Background: an optimization exercise with open tools, aiming at small area. Do not read the settings as production practice.
The RTL was checked by simulation tests, not by an equivalence proof against the original design.
No activity file was given, so power comes from the tool's default toggle rates.

==> design.v <==
module packet_detector_alu(
    input clk,
    input rst,
    input signed [15:0] sample0_i, sample1_i, sample2_i, sample3_i, sample4_i,     
                        sample5_i, sample6_i, sample7_i, sample8_i, sample9_i,
                        sample10_i, sample11_i, sample12_i, sample13_i, sample14_i,
                        sample15_i, sample16_i, sample17_i, sample18_i, sample19_i,
                        sample20_i, sample21_i, sample22_i,
    input [2:0] mode_i,
    output reg [15:0] res_o
);
reg [31:0] mult_result;
reg [15:0] abs_r, abs_i;
localparam SUM_23         = 3'd0;
localparam CMPLX_ABS_POW  = 3'd1;
localparam MULT           = 3'd2;
localparam SHIFT_RIGHT    = 3'd3;
localparam ALU_IDLE       = 3'd4;
always @(*) begin
    abs_r = 16'd0;
    abs_i = 16'd0;
    mult_result = 32'd0;
    case(mode_i)
        SUM_23: begin
            res_o = sample0_i + sample1_i + sample2_i + sample3_i + sample4_i + 
                    sample5_i + sample6_i + sample7_i + sample8_i + sample9_i + 
                    sample10_i + sample11_i + sample12_i + sample13_i + sample14_i + 
                    sample15_i + sample16_i + sample17_i + sample18_i + sample19_i + 
                    sample20_i + sample21_i + sample22_i;
        end
        CMPLX_ABS_POW: begin
            abs_r = (sample0_i[15] == 1'b1) ? (~sample0_i + 16'd1) : sample0_i;
            abs_i = (sample1_i[15] == 1'b1) ? (~sample1_i + 16'd1) : sample1_i;
            mult_result = (abs_r * abs_r) + (abs_i * abs_i);                 
            res_o = mult_result >>> 12;
        end
        MULT: begin
            mult_result = sample0_i * sample1_i;
            res_o = mult_result >>> 12;
        end
        SHIFT_RIGHT: begin
            res_o = sample0_i >>> 4;
        end
        default: res_o = 16'd0;
    endcase
end
endmodule
module packet_detector_controller(
    input clk,
    input rst,
    input start_i,
    input valid_i,
	input detect_o,
    output reg bussy_o,
    output reg [2:0] mode_o,
	output reg check_for_packet_detect_o,
	output reg r_i_to_ALU_a_o,
	output reg i_i_to_ALU_b_o,
	output reg mean_samples_to_ALU_o,
	output reg metrik_samples_to_ALU_R_o,
	output reg metrik_samples_to_ALU_I_o,
	output reg metrik_sum_R_to_ALU_a_o,
	output reg metrik_sum_I_to_ALU_b_o,
	output reg metrik_abs_to_ALU_A_o,
	output reg number_of_shifts_to_ALU_b_o,
	output reg payload_length_counter_to_ALU_a_o,
	output reg one_to_ALU_b_o,
	output reg wren_mean_abs_pow_o,
	output reg wren_mean_sum_o,
	output reg wren_metrik_sum_R_o,
	output reg wren_metrik_sum_I_o,
	output reg wren_metrik_abs_pow_o,
	output reg wren_metrik_shift_o,
	output reg wren_payload_length_counter_o,
	output reg wren_reset_payload_lenght_o
);
localparam SUM_23 		    = 3'd0;
localparam CMPLX_ABS_POW    = 3'd1;
localparam MULT 	        = 3'd2;
localparam SHIFT_RIGHT      = 3'd3;
localparam ALU_IDLE         = 3'd4;
localparam IDLE                    = 4'd0;
localparam MEAN_ABS_POW            = 4'd1;
localparam PAYLOAD_LENGTH_COUNTER  = 4'd2;
localparam MEAN_SUM                = 4'd3;
localparam METRIK_SUM_WITH_MULT_R  = 4'd4;
localparam METRIK_SUM_WITH_MULT_I  = 4'd5;
localparam WB1                     = 4'd6;
localparam METRIK_ABS_POW          = 4'd7;
localparam WB2                     = 4'd8;
localparam METRIK_SHIFT            = 4'd9;
localparam WB3                     = 4'd10;
localparam ENDIT                   = 4'd11;
  reg [3:0] current_state;
  reg [3:0] next_state;
  reg start_r;
  reg valid_r;
  always @(posedge clk) begin
    if(rst) begin
      valid_r       <= 1'b0;
      start_r       <= 1'b0;
      current_state <= IDLE;
    end else begin
      valid_r       <= valid_i;
      start_r       <= start_i;
      current_state <= next_state;
    end
  end
  always @(*) begin
    bussy_o                   = 1'b1;
    mode_o                    = ALU_IDLE;
    next_state                = current_state;
    check_for_packet_detect_o = 1'b0;
    r_i_to_ALU_a_o            = 1'b0;
    i_i_to_ALU_b_o            = 1'b0;
    mean_samples_to_ALU_o     = 1'b0;
    metrik_samples_to_ALU_R_o = 1'b0;
    metrik_samples_to_ALU_I_o = 1'b0;
    metrik_sum_R_to_ALU_a_o   = 1'b0;
    metrik_sum_I_to_ALU_b_o   = 1'b0;
    metrik_abs_to_ALU_A_o     = 1'b0;
    number_of_shifts_to_ALU_b_o = 1'b0;
    payload_length_counter_to_ALU_a_o = 1'b0;
    one_to_ALU_b_o = 1'b0;
    wren_mean_abs_pow_o       = 1'b0;
    wren_mean_sum_o           = 1'b0;
    wren_metrik_sum_R_o       = 1'b0;
    wren_metrik_sum_I_o       = 1'b0;
    wren_metrik_abs_pow_o     = 1'b0;
    wren_metrik_shift_o       = 1'b0;
    wren_payload_length_counter_o = 1'b0;
    wren_reset_payload_lenght_o = 1'b0;
    case(current_state)
      IDLE: begin
        bussy_o = 1'b0;
        if(start_r == 1'b1) begin
          next_state = MEAN_ABS_POW;
        end
      end
      MEAN_ABS_POW: begin
        r_i_to_ALU_a_o = 1'b1;
        i_i_to_ALU_b_o = 1'b1;
        mode_o = CMPLX_ABS_POW;
        next_state = PAYLOAD_LENGTH_COUNTER;
      end
	  PAYLOAD_LENGTH_COUNTER: begin 
		wren_mean_abs_pow_o   = 1'b1;
		payload_length_counter_to_ALU_a_o = 1'b1;
		one_to_ALU_b_o = 1'b1;
		mode_o = SUM_23;
		next_state = MEAN_SUM;
	  end
      MEAN_SUM: begin  
		wren_payload_length_counter_o = 1'b1;  
        mean_samples_to_ALU_o = 1'b1;
        mode_o = SUM_23;
        next_state = METRIK_SUM_WITH_MULT_R;
      end
      METRIK_SUM_WITH_MULT_R: begin
        wren_mean_sum_o              = 1'b1;
        metrik_samples_to_ALU_R_o    = 1'b1;
        mode_o = SUM_23;
        next_state = METRIK_SUM_WITH_MULT_I;
      end
      METRIK_SUM_WITH_MULT_I: begin
        wren_metrik_sum_R_o          = 1'b1;
        metrik_samples_to_ALU_I_o    = 1'b1;
        mode_o = SUM_23;
        next_state = WB1;
      end
      WB1: begin
        wren_metrik_sum_I_o = 1'b1;
        next_state = METRIK_ABS_POW;
      end
      METRIK_ABS_POW: begin
        metrik_sum_R_to_ALU_a_o = 1'b1;
        metrik_sum_I_to_ALU_b_o = 1'b1;
        mode_o = CMPLX_ABS_POW;
        next_state = WB2;
      end
      WB2: begin
        wren_metrik_abs_pow_o = 1'b1;
        next_state = METRIK_SHIFT;
      end
      METRIK_SHIFT: begin
        metrik_abs_to_ALU_A_o      = 1'b1;
        number_of_shifts_to_ALU_b_o= 1'b1;
        mode_o = SHIFT_RIGHT;
        next_state = WB3;
      end
      WB3: begin
        wren_metrik_shift_o = 1'b1;
        next_state = ENDIT;
      end
      ENDIT: begin
        check_for_packet_detect_o = 1'b1;
		if (detect_o)begin
			wren_reset_payload_lenght_o = 1'b1;
		end
        next_state = IDLE;
      end
      default: begin
        next_state = IDLE;
      end
    endcase
  end
endmodule
`timescale 1ns/1ps
module packet_detector_datapath(
    input clk,
    input rst,
    input start_i,
    input [15:0] r_i,
    input [15:0] i_i,
    input [2:0] mode_i,
    input wire check_for_packet_detect_i,
    input wire r_i_to_ALU_a_i,
    input wire i_i_to_ALU_b_i,
    input wire mean_samples_to_ALU_i,
    input wire metrik_samples_to_ALU_R_i,
    input wire metrik_samples_to_ALU_I_i,
    input wire metrik_sum_R_to_ALU_a_i,
    input wire metrik_sum_I_to_ALU_b_i,
    input wire metrik_abs_to_ALU_A_i,
    input wire number_of_shifts_to_ALU_b_i,
    input wire payload_length_counter_to_ALU_a_i,
    input wire one_to_ALU_b_i,
    input wire wren_mean_abs_pow_i,
    input wire wren_mean_sum_i,
    input wire wren_metrik_sum_R_i,
    input wire wren_metrik_sum_I_i,
    input wire wren_metrik_abs_pow_i,
    input wire wren_metrik_shift_i,
    input wire wren_payload_length_counter_i,
    input wire wren_reset_payload_lenght_i,
    output signed [15:0] payload_length_o,
    output detect_o
);
localparam signed [15:0] P0  = 16'b0001000000000000;   
localparam signed [15:0] P1  = 16'b1111000000000000;   
localparam signed [15:0] P2  = 16'b1111000000000000;   
localparam signed [15:0] P3  = 16'b1111000000000000;   
localparam signed [15:0] P4  = 16'b0001000000000000;   
localparam signed [15:0] P5  = 16'b0001000000000000;   
localparam signed [15:0] P6  = 16'b1111000000000000;   
localparam signed [15:0] P7  = 16'b0001000000000000;   
localparam signed [15:0] P8  = 16'b0001000000000000;   
localparam signed [15:0] P9  = 16'b1111000000000000;   
localparam signed [15:0] P10 = 16'b1111000000000000;   
localparam signed [15:0] P11 = 16'b1111000000000000;   
localparam signed [15:0] P12 = 16'b1111000000000000;   
localparam signed [15:0] P13 = 16'b0001000000000000;   
localparam signed [15:0] P14 = 16'b0001000000000000;   
localparam signed [15:0] P15 = 16'b1111000000000000;   
localparam signed [15:0] P16 = 16'b0001000000000000;   
localparam signed [15:0] P17 = 16'b1111000000000000;   
localparam signed [15:0] P18 = 16'b1111000000000000;   
localparam signed [15:0] P19 = 16'b0001000000000000;   
localparam signed [15:0] P20 = 16'b0001000000000000;   
localparam signed [15:0] P21 = 16'b0001000000000000;   
localparam signed [15:0] P22 = 16'b1111000000000000;   
    reg signed [15:0] sample0_temp,  sample1_temp,  sample2_temp,  sample3_temp,  sample4_temp,  
                        sample5_temp,  sample6_temp,  sample7_temp,  sample8_temp,  sample9_temp,
                        sample10_temp, sample11_temp, sample12_temp, sample13_temp, sample14_temp,
                        sample15_temp, sample16_temp, sample17_temp, sample18_temp, sample19_temp,
                        sample20_temp, sample21_temp, sample22_temp;
    reg signed [15:0] r_temp, i_temp;
    reg signed [15:0] r_r, i_r;
    reg signed [15:0] abs_sample0, abs_sample1, abs_sample2, abs_sample3, abs_sample4,
                       abs_sample5, abs_sample6, abs_sample7, abs_sample8, abs_sample9,
                       abs_sample10, abs_sample11, abs_sample12, abs_sample13, abs_sample14,
                       abs_sample15, abs_sample16, abs_sample17, abs_sample18, abs_sample19,
                       abs_sample20, abs_sample21, abs_sample22;
reg signed [31:0]   term0_R, term0_I,term1_R, term1_I,term2_R, term2_I,term3_R, term3_I,
                    term4_R, term4_I,term5_R, term5_I,term6_R, term6_I,term7_R, term7_I,
                    term8_R, term8_I,term9_R, term9_I,term10_R, term10_I,term11_R, term11_I,
                    term12_R, term12_I,term13_R, term13_I,term14_R, term14_I,term15_R, term15_I,
                    term16_R, term16_I,term17_R, term17_I,term18_R, term18_I,term19_R, term19_I,
                    term20_R, term20_I,term21_R, term21_I,term22_R, term22_I;
reg signed [15:0] r0, r1, r2, r3, r4, r5, r6, r7, r8, r9,
                  r10, r11, r12, r13, r14, r15, r16, r17, r18, r19,
                  r20, r21, r22;
reg signed [15:0] i0, i1, i2, i3, i4, i5, i6, i7, i8, i9,
                  i10, i11, i12, i13, i14, i15, i16, i17, i18, i19,
                  i20, i21, i22;
    reg signed [15:0] mean_sum_temp;
    reg signed [15:0] metrik_sum_R_temp, metrik_sum_I_temp;
    reg signed [15:0] metrik_abs_pow_temp;
    reg signed [15:0] metrik_shift_temp;
    reg signed [15:0] payload_length_counter_temp;
    reg signed [15:0] metrik_sum_R_r, metrik_sum_I_r;
    reg signed [15:0] metrik_abs_pow_r;
    reg signed [15:0] metrik_shift_r;
    reg signed [15:0] mean_sum_r;
    reg signed [15:0] payload_length_counter_r;
    reg signed [15:0] alu_res_r;
    wire signed [15:0] alu_res;
    wire signed [15:0]  wbb;
packet_detector_alu packet_detector_alu_inst (
    .clk(clk),
    .rst(rst),
    .sample0_i(sample0_temp),
    .sample1_i(sample1_temp),
    .sample2_i(sample2_temp),
    .sample3_i(sample3_temp),
    .sample4_i(sample4_temp),
    .sample5_i(sample5_temp),
    .sample6_i(sample6_temp),
    .sample7_i(sample7_temp),
    .sample8_i(sample8_temp),
    .sample9_i(sample9_temp),
    .sample10_i(sample10_temp),
    .sample11_i(sample11_temp),
    .sample12_i(sample12_temp),
    .sample13_i(sample13_temp),
    .sample14_i(sample14_temp),
    .sample15_i(sample15_temp),
    .sample16_i(sample16_temp),
    .sample17_i(sample17_temp),
    .sample18_i(sample18_temp),
    .sample19_i(sample19_temp),
    .sample20_i(sample20_temp),
    .sample21_i(sample21_temp),
    .sample22_i(sample22_temp),
    .mode_i(mode_i),
    .res_o(alu_res)
);
    always @(posedge clk) begin
        if (rst) begin
            r_r <= 16'd0;
            i_r <= 16'd0;
            alu_res_r <= 8'd0;
            metrik_sum_R_r   <= 16'd0;
            metrik_sum_I_r   <= 16'd0;
            metrik_abs_pow_r <= 16'd0;
            metrik_shift_r   <= 16'd0;
            payload_length_counter_r <= 16'd0;
            mean_sum_r       <= 16'd0;
            r0 <= 16'd0; r1 <= 16'd0; r2 <= 16'd0; r3 <= 16'd0; r4 <= 16'd0; r5 <= 16'd0; r6 <= 16'd0; r7 <= 16'd0; r8 <= 16'd0; r9 <= 16'd0; r10 <= 16'd0; r11 <= 16'd0; r12 <= 16'd0; r13 <= 16'd0; r14 <= 16'd0; r15 <= 16'd0; r16 <= 16'd0; r17 <= 16'd0; r18 <= 16'd0; r19 <= 16'd0; r20 <= 16'd0; r21 <= 16'd0; r22 <= 16'd0;
            i0 <= 16'd0; i1 <= 16'd0; i2 <= 16'd0; i3 <= 16'd0; i4 <= 16'd0; i5 <= 16'd0; i6 <= 16'd0; i7 <= 16'd0; i8 <= 16'd0; i9 <= 16'd0; i10 <= 16'd0; i11 <= 16'd0; i12 <= 16'd0; i13 <= 16'd0; i14 <= 16'd0; i15 <= 16'd0; i16 <= 16'd0; i17 <= 16'd0; i18 <= 16'd0; i19 <= 16'd0; i20 <= 16'd0; i21 <= 16'd0; i22 <= 16'd0;
            abs_sample0  <= 16'd0; abs_sample1  <= 16'd0; abs_sample2  <= 16'd0; abs_sample3  <= 16'd0; abs_sample4  <= 16'd0;
            abs_sample5  <= 16'd0; abs_sample6  <= 16'd0; abs_sample7  <= 16'd0; abs_sample8  <= 16'd0; abs_sample9  <= 16'd0;
            abs_sample10 <= 16'd0; abs_sample11 <= 16'd0; abs_sample12 <= 16'd0; abs_sample13 <= 16'd0; abs_sample14 <= 16'd0;
            abs_sample15 <= 16'd0; abs_sample16 <= 16'd0; abs_sample17 <= 16'd0; abs_sample18 <= 16'd0; abs_sample19 <= 16'd0;
            abs_sample20 <= 16'd0; abs_sample21 <= 16'd0; abs_sample22 <= 16'd0;
        end else begin
            r_r <= r_temp;
            i_r <= i_temp;
            alu_res_r <= alu_res;
            mean_sum_r       <= mean_sum_temp;
            metrik_sum_R_r   <= metrik_sum_R_temp;
            metrik_sum_I_r   <= metrik_sum_I_temp;
            metrik_abs_pow_r <= metrik_abs_pow_temp;
            metrik_shift_r   <= metrik_shift_temp;
            payload_length_counter_r <= payload_length_counter_temp;
            if(start_i)begin
            r22 <= r21;
            r21 <= r20;
            r20 <= r19;
            r19 <= r18;
            r18 <= r17;
            r17 <= r16;
            r16 <= r15;
            r15 <= r14;
            r14 <= r13;
            r13 <= r12;
            r12 <= r11;
            r11 <= r10;
            r10 <= r9;
            r9  <= r8;
            r8  <= r7;
            r7  <= r6;
            r6  <= r5;
            r5  <= r4;
            r4  <= r3;
            r3  <= r2;
            r2  <= r1;
            r1  <= r0;
            r0  <= r_i;
            i22 <= i21;
            i21 <= i20;
            i20 <= i19;
            i19 <= i18;
            i18 <= i17;
            i17 <= i16;
            i16 <= i15;
            i15 <= i14;
            i14 <= i13;
            i13 <= i12;
            i12 <= i11;
            i11 <= i10;
            i10 <= i9;
            i9  <= i8;
            i8  <= i7;
            i7  <= i6;
            i6  <= i5;
            i5  <= i4;
            i4  <= i3;
            i3  <= i2;
            i2  <= i1;
            i1  <= i0;
            i0  <= i_i;
            end
        if(wren_mean_abs_pow_i) begin
            abs_sample22 <= abs_sample21;
            abs_sample21 <= abs_sample20;
            abs_sample20 <= abs_sample19;
            abs_sample19 <= abs_sample18;
            abs_sample18 <= abs_sample17;
            abs_sample17 <= abs_sample16;
            abs_sample16 <= abs_sample15;
            abs_sample15 <= abs_sample14;
            abs_sample14 <= abs_sample13;
            abs_sample13 <= abs_sample12;
            abs_sample12 <= abs_sample11;
            abs_sample11 <= abs_sample10;
            abs_sample10 <= abs_sample9;
            abs_sample9  <= abs_sample8;
            abs_sample8  <= abs_sample7;
            abs_sample7  <= abs_sample6;
            abs_sample6  <= abs_sample5;
            abs_sample5  <= abs_sample4;
            abs_sample4  <= abs_sample3;
            abs_sample3  <= abs_sample2;
            abs_sample2  <= abs_sample1;
            abs_sample1  <= abs_sample0;
            abs_sample0  <= wbb;
        end
        end
    end
    always @(*) begin
        sample0_temp   = 'd0;
        sample1_temp   = 'd0;
        sample2_temp   = 'd0;
        sample3_temp   = 'd0;
        sample4_temp   = 'd0;
        sample5_temp   = 'd0;
        sample6_temp   = 'd0;
        sample7_temp   = 'd0;
        sample8_temp   = 'd0;
        sample9_temp   = 'd0;
        sample10_temp  = 'd0;
        sample11_temp  = 'd0;
        sample12_temp  = 'd0;
        sample13_temp  = 'd0;
        sample14_temp  = 'd0;
        sample15_temp  = 'd0;
        sample16_temp  = 'd0;
        sample17_temp  = 'd0;
        sample18_temp  = 'd0;
        sample19_temp  = 'd0;
        sample20_temp  = 'd0;
        sample21_temp  = 'd0;
        sample22_temp  = 'd0;
        mean_sum_temp = mean_sum_r;
        metrik_sum_R_temp   = metrik_sum_R_r;
        metrik_sum_I_temp   = metrik_sum_I_r;
        metrik_abs_pow_temp = metrik_abs_pow_r;
        metrik_shift_temp   = metrik_shift_r;
        payload_length_counter_temp = payload_length_counter_r;
        r_temp = start_i ? r_i : r_r;
        i_temp = start_i ? i_i : i_r;
        if(wren_payload_length_counter_i) begin
            payload_length_counter_temp = wbb;
        end
        if(wren_mean_sum_i) begin
            mean_sum_temp = wbb;
        end
        if(wren_metrik_sum_R_i) begin
            metrik_sum_R_temp = wbb;
        end
        if(wren_metrik_sum_I_i) begin
            metrik_sum_I_temp = wbb;
        end
        if(wren_metrik_abs_pow_i) begin
            metrik_abs_pow_temp = wbb;
        end
        if(wren_metrik_shift_i) begin
            metrik_shift_temp = wbb;
        end
        if(wren_reset_payload_lenght_i) begin
            payload_length_counter_temp = 16'b1111111111101001;
        end
        if (r_i_to_ALU_a_i) begin
            sample0_temp = r_r;
        end
        if (i_i_to_ALU_b_i) begin
            sample1_temp = i_r;
        end
        if (payload_length_counter_to_ALU_a_i) begin
            sample0_temp = payload_length_counter_r;
        end
        if (one_to_ALU_b_i) begin
            sample1_temp = 16'd1;
        end
        if (mean_samples_to_ALU_i) begin
            sample0_temp  = abs_sample0;
            sample1_temp  = abs_sample1;
            sample2_temp  = abs_sample2;
            sample3_temp  = abs_sample3;
            sample4_temp  = abs_sample4;
            sample5_temp  = abs_sample5;
            sample6_temp  = abs_sample6;
            sample7_temp  = abs_sample7;
            sample8_temp  = abs_sample8;
            sample9_temp  = abs_sample9;
            sample10_temp = abs_sample10;
            sample11_temp = abs_sample11;
            sample12_temp = abs_sample12;
            sample13_temp = abs_sample13;
            sample14_temp = abs_sample14;
            sample15_temp = abs_sample15;
            sample16_temp = abs_sample16;
            sample17_temp = abs_sample17;
            sample18_temp = abs_sample18;
            sample19_temp = abs_sample19;
            sample20_temp = abs_sample20;
            sample21_temp = abs_sample21;
            sample22_temp = abs_sample22;
        end
            term0_R  = (P0[15]  ? (~r0 + 1) : r0);
            term1_R  = (P1[15]  ? (~r1 + 1) : r1);
            term2_R  = (P2[15]  ? (~r2 + 1) : r2);
            term3_R  = (P3[15]  ? (~r3 + 1) : r3);
            term4_R  = (P4[15]  ? (~r4 + 1) : r4);
            term5_R  = (P5[15]  ? (~r5 + 1) : r5);
            term6_R  = (P6[15]  ? (~r6 + 1) : r6);
            term7_R  = (P7[15]  ? (~r7 + 1) : r7);
            term8_R  = (P8[15]  ? (~r8 + 1) : r8);
            term9_R  = (P9[15]  ? (~r9 + 1) : r9);
            term10_R = (P10[15] ? (~r10+ 1) : r10);
            term11_R = (P11[15] ? (~r11+ 1) : r11);
            term12_R = (P12[15] ? (~r12+ 1) : r12);
            term13_R = (P13[15] ? (~r13+ 1) : r13);
            term14_R = (P14[15] ? (~r14+ 1) : r14);
            term15_R = (P15[15] ? (~r15+ 1) : r15);
            term16_R = (P16[15] ? (~r16+ 1) : r16);
            term17_R = (P17[15] ? (~r17+ 1) : r17);
            term18_R = (P18[15] ? (~r18+ 1) : r18);
            term19_R = (P19[15] ? (~r19+ 1) : r19);
            term20_R = (P20[15] ? (~r20+ 1) : r20);
            term21_R = (P21[15] ? (~r21+ 1) : r21);
            term22_R = (P22[15] ? (~r22+ 1) : r22);
        if (metrik_samples_to_ALU_R_i) begin
            sample0_temp  = term0_R;
            sample1_temp  = term1_R;
            sample2_temp  = term2_R;
            sample3_temp  = term3_R;
            sample4_temp  = term4_R;
            sample5_temp  = term5_R;
            sample6_temp  = term6_R;
            sample7_temp  = term7_R;
            sample8_temp  = term8_R;
            sample9_temp  = term9_R;
            sample10_temp = term10_R;
            sample11_temp = term11_R;
            sample12_temp = term12_R;
            sample13_temp = term13_R;
            sample14_temp = term14_R;
            sample15_temp = term15_R;
            sample16_temp = term16_R;
            sample17_temp = term17_R;
            sample18_temp = term18_R;
            sample19_temp = term19_R;
            sample20_temp = term20_R;
            sample21_temp = term21_R;
            sample22_temp = term22_R;
        end
            term0_I  = (P0[15]  ? (~i0 + 1) : i0);
            term1_I  = (P1[15]  ? (~i1 + 1) : i1);
            term2_I  = (P2[15]  ? (~i2 + 1) : i2);
            term3_I  = (P3[15]  ? (~i3 + 1) : i3);
            term4_I  = (P4[15]  ? (~i4 + 1) : i4);
            term5_I  = (P5[15]  ? (~i5 + 1) : i5);
            term6_I  = (P6[15]  ? (~i6 + 1) : i6);
            term7_I  = (P7[15]  ? (~i7 + 1) : i7);
            term8_I  = (P8[15]  ? (~i8 + 1) : i8);
            term9_I  = (P9[15]  ? (~i9 + 1) : i9);
            term10_I = (P10[15] ? (~i10+ 1) : i10);
            term11_I = (P11[15] ? (~i11+ 1) : i11);
            term12_I = (P12[15] ? (~i12+ 1) : i12);
            term13_I = (P13[15] ? (~i13+ 1) : i13);
            term14_I = (P14[15] ? (~i14+ 1) : i14);
            term15_I = (P15[15] ? (~i15+ 1) : i15);
            term16_I = (P16[15] ? (~i16+ 1) : i16);
            term17_I = (P17[15] ? (~i17+ 1) : i17);
            term18_I = (P18[15] ? (~i18+ 1) : i18);
            term19_I = (P19[15] ? (~i19+ 1) : i19);
            term20_I = (P20[15] ? (~i20+ 1) : i20);
            term21_I = (P21[15] ? (~i21+ 1) : i21);
            term22_I = (P22[15] ? (~i22+ 1) : i22);
        if (metrik_samples_to_ALU_I_i) begin
            sample0_temp  = term0_I;
            sample1_temp  = term1_I;
            sample2_temp  = term2_I;
            sample3_temp  = term3_I;
            sample4_temp  = term4_I;
            sample5_temp  = term5_I;
            sample6_temp  = term6_I;
            sample7_temp  = term7_I;
            sample8_temp  = term8_I;
            sample9_temp  = term9_I;
            sample10_temp = term10_I;
            sample11_temp = term11_I;
            sample12_temp = term12_I;
            sample13_temp = term13_I;
            sample14_temp = term14_I;
            sample15_temp = term15_I;
            sample16_temp = term16_I;
            sample17_temp = term17_I;
            sample18_temp = term18_I;
            sample19_temp = term19_I;
            sample20_temp = term20_I;
            sample21_temp = term21_I;
            sample22_temp = term22_I;
        end
        if (metrik_sum_R_to_ALU_a_i) begin
            sample0_temp = metrik_sum_R_r; 
        end
        if (metrik_sum_I_to_ALU_b_i) begin
            sample1_temp = metrik_sum_I_r; 
        end
        if (metrik_abs_to_ALU_A_i) begin
            sample0_temp = metrik_abs_pow_r; 
        end
        if (number_of_shifts_to_ALU_b_i) begin
            sample1_temp = 16'd4; 
        end
    end
    assign wbb = alu_res_r;
    assign detect_o = check_for_packet_detect_i && (metrik_shift_r > mean_sum_r);
    assign payload_length_o = (detect_o  ? payload_length_counter_r : 16'd0);
endmodule
module packet_detector_top(
    input         rst,        
    input         Clk,          
    input         start_i,      
    input         valid_i,      
    input  signed [15:0] r_i,   
    input  signed [15:0] i_i,   
    output signed [15:0] payload_length,
    output wire detect_o       
);
    wire [2:0] alu_mode;     
    wire bussy;
    wire check_for_packet_detect; 
    wire r_i_to_ALU_a;
    wire i_i_to_ALU_b;
    wire mean_samples_to_ALU;
    wire metrik_samples_to_ALU_R;
    wire metrik_samples_to_ALU_I;
    wire metrik_sum_R_to_ALU_a;
    wire metrik_sum_I_to_ALU_b;
    wire metrik_abs_to_ALU_A;
    wire number_of_shifts_to_ALU_b;
    wire payload_length_counter_to_ALU_a;
    wire one_to_ALU_b;
    wire wren_mean_abs_pow;
    wire wren_mean_sum;
    wire wren_metrik_sum_R;
    wire wren_metrik_sum_I;
    wire wren_metrik_abs_pow;
    wire wren_metrik_shift;
    wire wren_reset_payload_lenght;
    wire wren_payload_length_counter;
 packet_detector_datapath DATAPATH (
         .clk(Clk),
         .rst(rst),
         .start_i(start_i),
         .r_i(r_i),
         .i_i(i_i),
         .mode_i(alu_mode),
         .check_for_packet_detect_i(check_for_packet_detect),
         .r_i_to_ALU_a_i(r_i_to_ALU_a),
         .i_i_to_ALU_b_i(i_i_to_ALU_b),
         .mean_samples_to_ALU_i(mean_samples_to_ALU),
         .metrik_samples_to_ALU_R_i(metrik_samples_to_ALU_R),
         .metrik_samples_to_ALU_I_i(metrik_samples_to_ALU_I),
         .metrik_sum_R_to_ALU_a_i(metrik_sum_R_to_ALU_a),
         .metrik_sum_I_to_ALU_b_i(metrik_sum_I_to_ALU_b),
         .metrik_abs_to_ALU_A_i(metrik_abs_to_ALU_A),
         .number_of_shifts_to_ALU_b_i(number_of_shifts_to_ALU_b),
        .payload_length_counter_to_ALU_a_i(payload_length_counter_to_ALU_a),
         .one_to_ALU_b_i(one_to_ALU_b),
         .wren_mean_abs_pow_i(wren_mean_abs_pow),
         .wren_mean_sum_i(wren_mean_sum),
         .wren_metrik_sum_R_i(wren_metrik_sum_R),
         .wren_metrik_sum_I_i(wren_metrik_sum_I),
         .wren_metrik_abs_pow_i(wren_metrik_abs_pow),
         .wren_metrik_shift_i(wren_metrik_shift),
         .wren_payload_length_counter_i(wren_payload_length_counter),
         .wren_reset_payload_lenght_i(wren_reset_payload_lenght),
         .payload_length_o(payload_length),
         .detect_o(detect_o)
    );
    packet_detector_controller CONTROLLER (
         .clk(Clk),
         .rst(rst),
         .start_i(start_i),
         .valid_i(valid_i),
         .detect_o(detect_o),
         .bussy_o(bussy),
         .mode_o(alu_mode),
         .check_for_packet_detect_o(check_for_packet_detect),
         .r_i_to_ALU_a_o(r_i_to_ALU_a),
         .i_i_to_ALU_b_o(i_i_to_ALU_b),
         .mean_samples_to_ALU_o(mean_samples_to_ALU),
         .metrik_samples_to_ALU_R_o(metrik_samples_to_ALU_R),
         .metrik_samples_to_ALU_I_o(metrik_samples_to_ALU_I),
         .metrik_sum_R_to_ALU_a_o(metrik_sum_R_to_ALU_a),
         .metrik_sum_I_to_ALU_b_o(metrik_sum_I_to_ALU_b),
         .metrik_abs_to_ALU_A_o(metrik_abs_to_ALU_A),
         .number_of_shifts_to_ALU_b_o(number_of_shifts_to_ALU_b),
         .payload_length_counter_to_ALU_a_o(payload_length_counter_to_ALU_a),
         .one_to_ALU_b_o(one_to_ALU_b),
         .wren_mean_abs_pow_o(wren_mean_abs_pow),
         .wren_mean_sum_o(wren_mean_sum),
         .wren_metrik_sum_R_o(wren_metrik_sum_R),
         .wren_metrik_sum_I_o(wren_metrik_sum_I),
         .wren_metrik_abs_pow_o(wren_metrik_abs_pow),
         .wren_metrik_shift_o(wren_metrik_shift),
         .wren_payload_length_counter_o(wren_payload_length_counter),
         .wren_reset_payload_lenght_o(wren_reset_payload_lenght)
    );
endmodule
==> run.sh <==
#!/bin/bash
# synth_recipe.tcl (not shown) runs the flow's synth.tcl, then flattens the netlist and writes it again
# the make line also repeats each setting of config.mk as NAME=value (left out here)
make -C /OpenROAD-flow-scripts/flow DESIGN_CONFIG=/design/flow/config.mk WORK_HOME=/design/flow/orfs CLKGATE_MAP_FILE= SYNTH_SCRIPT=/design/flow/synth_recipe.tcl finish
==> config.mk <==
export PLATFORM = sky130hd
export DESIGN_NAME = packet_detector_top
export DESIGN_NICKNAME = packet_detector_top
export VERILOG_FILES = /design/flow/design.v
export SDC_FILE = /design/flow/constraint.sdc
export NUM_CORES = 4
export LEC_CHECK = 0
export CAP_MARGIN = 20
export CORE_MARGIN = 2
export CORE_UTILIZATION = 40
export SLEW_MARGIN = 20
==> constraint.sdc <==
create_clock -name core_clock -period 12.0 [get_ports {Clk}]
set_input_delay 2.4000 -clock core_clock [delete_from_list [all_inputs] [get_ports {Clk}]]
set_output_delay 2.4000 -clock core_clock [all_outputs]
set_load 0.01 [all_outputs]
**Cell classes on the final placement**

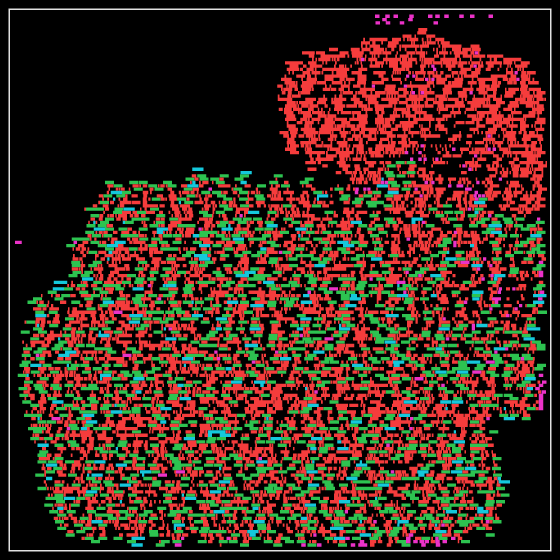
cyan -> clock drivers and dummy loads  # cells 227, share of their area 5.4%
magenta -> other buffers and delay cells  # cells 181, share of their area 2.1%
red -> combinational and other logic  # cells 6971, share of their area 62%
green -> flops  # cells 1221, share of their area 30%

**Clock wires, drivers and flops**

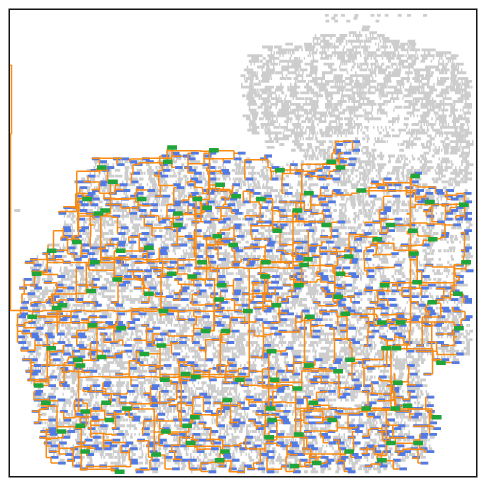
blue -> flip-flops  # count 1221
orange -> clock wires  # length 16800 µm
green -> clock drivers  # count 130
routed clock nets = 131

==> flow_summary_export.csv <==
group,metric,value,unit
yosys,synth_area_leaders,"dfxtp_1 (32%), fa_1 (17%), mux2i_1 (9.7%)",
placement,placed_cell_area,79600,µm²
sta,tns,0,ns
sta,rsz0062_at_grt,"no",
yosys,synth_top_family_by_area,"adder cells",
clock_tree,clk_latency,0.78,ns
clock_tree,cts_made_buffers,130,
cells_and_area,fin_nets,9433,
worst_setup_path,slowest_delay,0.86,ns
placement,gp_congestion,0.947,
cells_and_area,layout-drive-gt1-share,5.10,%
pwr,power.density,116,nW/µm²
worst_setup_path,crit_end,"DATAPATH.alu_res_r[14]",
flow_run,drv_cap,0,
worst_setup_path,cp.depth,34,
worst_setup_path,reg2reg_to,"DATAPATH.alu_res_r[14]",
worst_setup_path,rrSetupSlack,0.54,ns
die,rows,160,
global_routing,grt_pass1_vias,59700,
worst_setup_path,cp-start-kind,"flop",
outcome,run_status,"no timing/DRC/antenna violations",
clock_tree,htree_num_levels,4,
placement,dp_cells,10900,
route,drc,0,
placement,dp.final_hpwl,174,mm
cells_and_area,stdcell_area,84000,µm²
route,drt_pass1_iterations,8,
sta,max_freq,0.0872,GHz
worst_setup_path,path_common_cell,"fa_1",
worst_setup_path,path_delay_family,"adder cells",
worst_hold_path,whs_endpoint,"DATAPATH.abs_sample22[5]",
global_routing,overflow,0,
yosys,yosysTopAreaCellShare,31.9,%
die,start_util,40.3,%
worst_setup_path,critPathBufInv,5,
worst_hold_path,min-delay-path-class,"flop to flop",
sta,finalHoldViolations,0,
yosys,synthMuxAreaShare,9.85,%
placement,numPortBuffers,51,
yosys,synth_area,76600,µm²
worst_setup_path,cp_max_fo,12,
global_routing,antenna_found_initial,3,
worst_setup_path,cp.arrival,12.11,ns
die,core,190000,µm²
clock_tree,cts_buffer_depth,3,
yosys,synthSimpleGateAreaFrac,15.4,%
route,via_per_inst,5.48,
die,die_x,442,µm
cells_and_area,seqCellArea,24400,µm²
worst_setup_path,r2r_start,"DATAPATH.r1[3]",
worst_setup_path,crit_path_start,"DATAPATH.r1[3]",
worst_hold_path,hold_path_depth,2,
worst_setup_path,ff2ff_path_depth,34,
yosys,yosysSeqAreaShare,31.9,%
die,die_h,442,µm
route,ant_nets,0,
global_routing,grt_max_degree,233,
clock_tree,postCtsSetupBuffers,0,
yosys,yosys.area.top_type,"dfxtp_1",
clock_tree,clk_transition_reported_paths,0.06,ns
die,die-area,195000,µm²
route,drtIter0Drc,6074,
sta,period_needed,11.46,ns
yosys,synth_area_per_cell,8.82,µm²
sta,maxSlewHeadroom,20.2,%
clock_tree,cts_root_buffer,"clkbuf_16",
yosys,synth-compound-area-share,10.2,%
sta,fin_crit_sh,95.5,%
clock_tree,cts_tree,"built",
cells_and_area,area.growth.synth_to_final,9.63,%
pwr,vdd.ir_drop.worst,0.135,mV
sta,finalSetupViolCount,0,
worst_setup_path,end_kind,"flop",
pwr,leakage,35.6,nW
yosys,synth_seq_cells,1221,
yosys,ys_types,88,
yosys,syn_inst,8692,
global_routing,grt_pass1_wl,368,mm
yosys,synthAdderAreaFrac,21.1,%
worst_setup_path,cp.required,12.65,ns
cells_and_area,stdcell_count,11100,
yosys,yosys.area_share.xor_xnor,5.02,%
worst_setup_path,slowest_stage,"xnor2_1",
cells_and_area,fillers,18700,
yosys,synth-edff-count,0,
yosys,ys_async_sr_fraction,0,%
worst_hold_path,worstHoldStart,"DATAPATH.abs_sample22[5]",
cells_and_area,multi_input_area,47400,µm²
die,ios,53,
clock_tree,cts.sinks,1221,
**Wiring heat map**

Scale bar: 100 µm. The die is cut into 22 by 22 equal tiles; white is low, dark blue is high, scaled to the fullest tile. Values are wire area over tile area, all layers added.
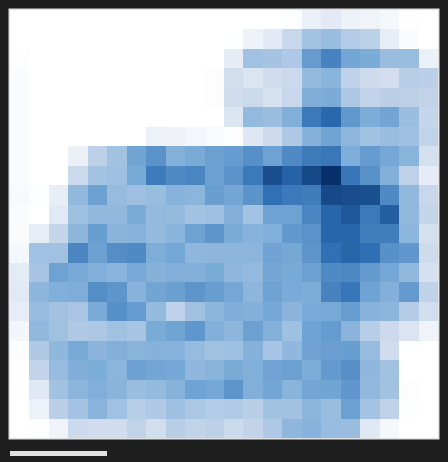
tiles over half the peak = 25%
fullest tile = 0.61
emptiest ninth of the die = top left
nearly empty tiles = 21%
densest ninth of the die = right middle
GR Util All Layers: 24.3%
via count: 60900
WL final: 241 mm
WL/cell: 21.7 µm

**Hierarchy map of the flops**

Scale bar: 100 µm.
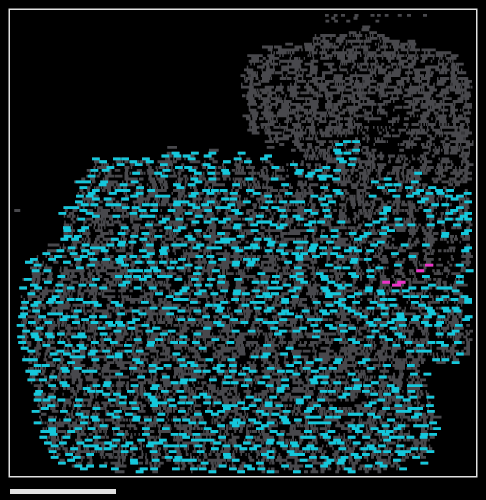
cyan -> `DATAPATH`  # flops 1216
magenta -> `CONTROLLER`  # flops 5, where right middle

[routing by layer]
layer,up-vias,routed length [µm],global-route usage (%)
met5,-,10,0
met4,2,10500,10.2
met3,393,17400,3.55
met2,2140,107000,37.5
met1,30200,106000,34.0
li1,28100,-,-
[per-stage QoR]
stage | power [mW] | hold WS, ns | utilization [%] | worst slack [ns]
after floorplan | 5.05 | 0.433 | - | 1.95
after global placement | 5.60 | 0.438 | 41.9 | 0.788
after detailed placement | 5.60 | 0.447 | 41.9 | 0.678
after CTS | 9.80 | 0.455 | 44.2 | 0.609
after global routing | 10.1 | 0.469 | 44.2 | 0.00922
final | 9.73 | 0.455 | 44.2 | 0.538
[cell type report]
class	count	share of cell area [%]
Inverter	794	3.55
Timing Repair Buffer	181	1.98
Antenna cell	3	0.00894
Sequential cell	1221	29.1
Clock inverter	46	0.685
Clock buffer	181	4.51
Multi-Input combinational cell	6177	56.4
Tap cell	2511	3.74
[report_power, final]
part	internal, mW	total, mW	switching (mW)
registers	4.07	4.11	0.0459
clock network	2.46	4.21	1.75
logic	0.494	1.40	0.910
total	7.03	9.73	2.71
[Yosys cell counts (all sizes together) (112+ instances only)]
master  number
a21oi      631
a22oi      132
clkbuf     413
dfxtp     1221
fa         664
ha         228
inv        785
mux2i      743
nand2     1366
nor2      1038
nor3       114
o21ai      112
xnor2      261
xor2       167
[repair_timing]
| item | CTS | global route |
|---|---|---|
| endpoints found under the setup margin | 0 | 4 |
| hold buffers | 0 | 0 |
| resized for setup | 0 | 3 |
[tightest hold or removal path, delay by kind of cell (launching register included)]
kind / cells / cell delay [ns]
AOI/OAI and AO/OA: 1 / 0.05
DFF: 1 / 0.31
and+or+nand+nor: 1 / 0.05
[cell families after synthesis]
kind of cell	Yosys count
AOI/OAI and AO/OA	1245
muxes	753
buffers and inverters	1313
DFF	1221
adders and majority gates	893
and+or+nand+nor	2836
xor gates and xnor gates	429
other	2
[layout by cell type, fill, tap and decap left out, drive strengths merged, types with 70 or more instances in the layout]
master	instances
nor3	114
nand2	1366
nor2	1038
fa	664
xor2	167
mux2i	743
inv	791
nor4	72
xnor2	261
a22oi	132
buf	132
a21oi	631
ha	228
clkbuf	181
dfxtp	1221
o21ai	112
a22o	70

## port drivers added, routing unchanged
No port has a modelled driver above. Below, the same layout with a new extraction and two added sets of constraints. Step 1, drivers: a clkbuf_16 drives Clk and a buf_2 each remaining input, both assumed. Step 2 adds t to the input delays and takes it off the output delays; t is the mean of the earliest and latest rising clock arrival at the registers after step 1. Input paths then give back, and output paths get back, about the clock's delay inside the block. Three values: ideal, step 1, step 2; two values: the first two.
shift t [ns]: 0.847
setup WS [ns]: 0.538 / 0.538 / 0.538
cell pins on the clock port's net: 1
After both steps this run still meets setup and hold. The setup slack of this run moves by 0.000 ns with the drivers and by 0.000 ns with both steps.
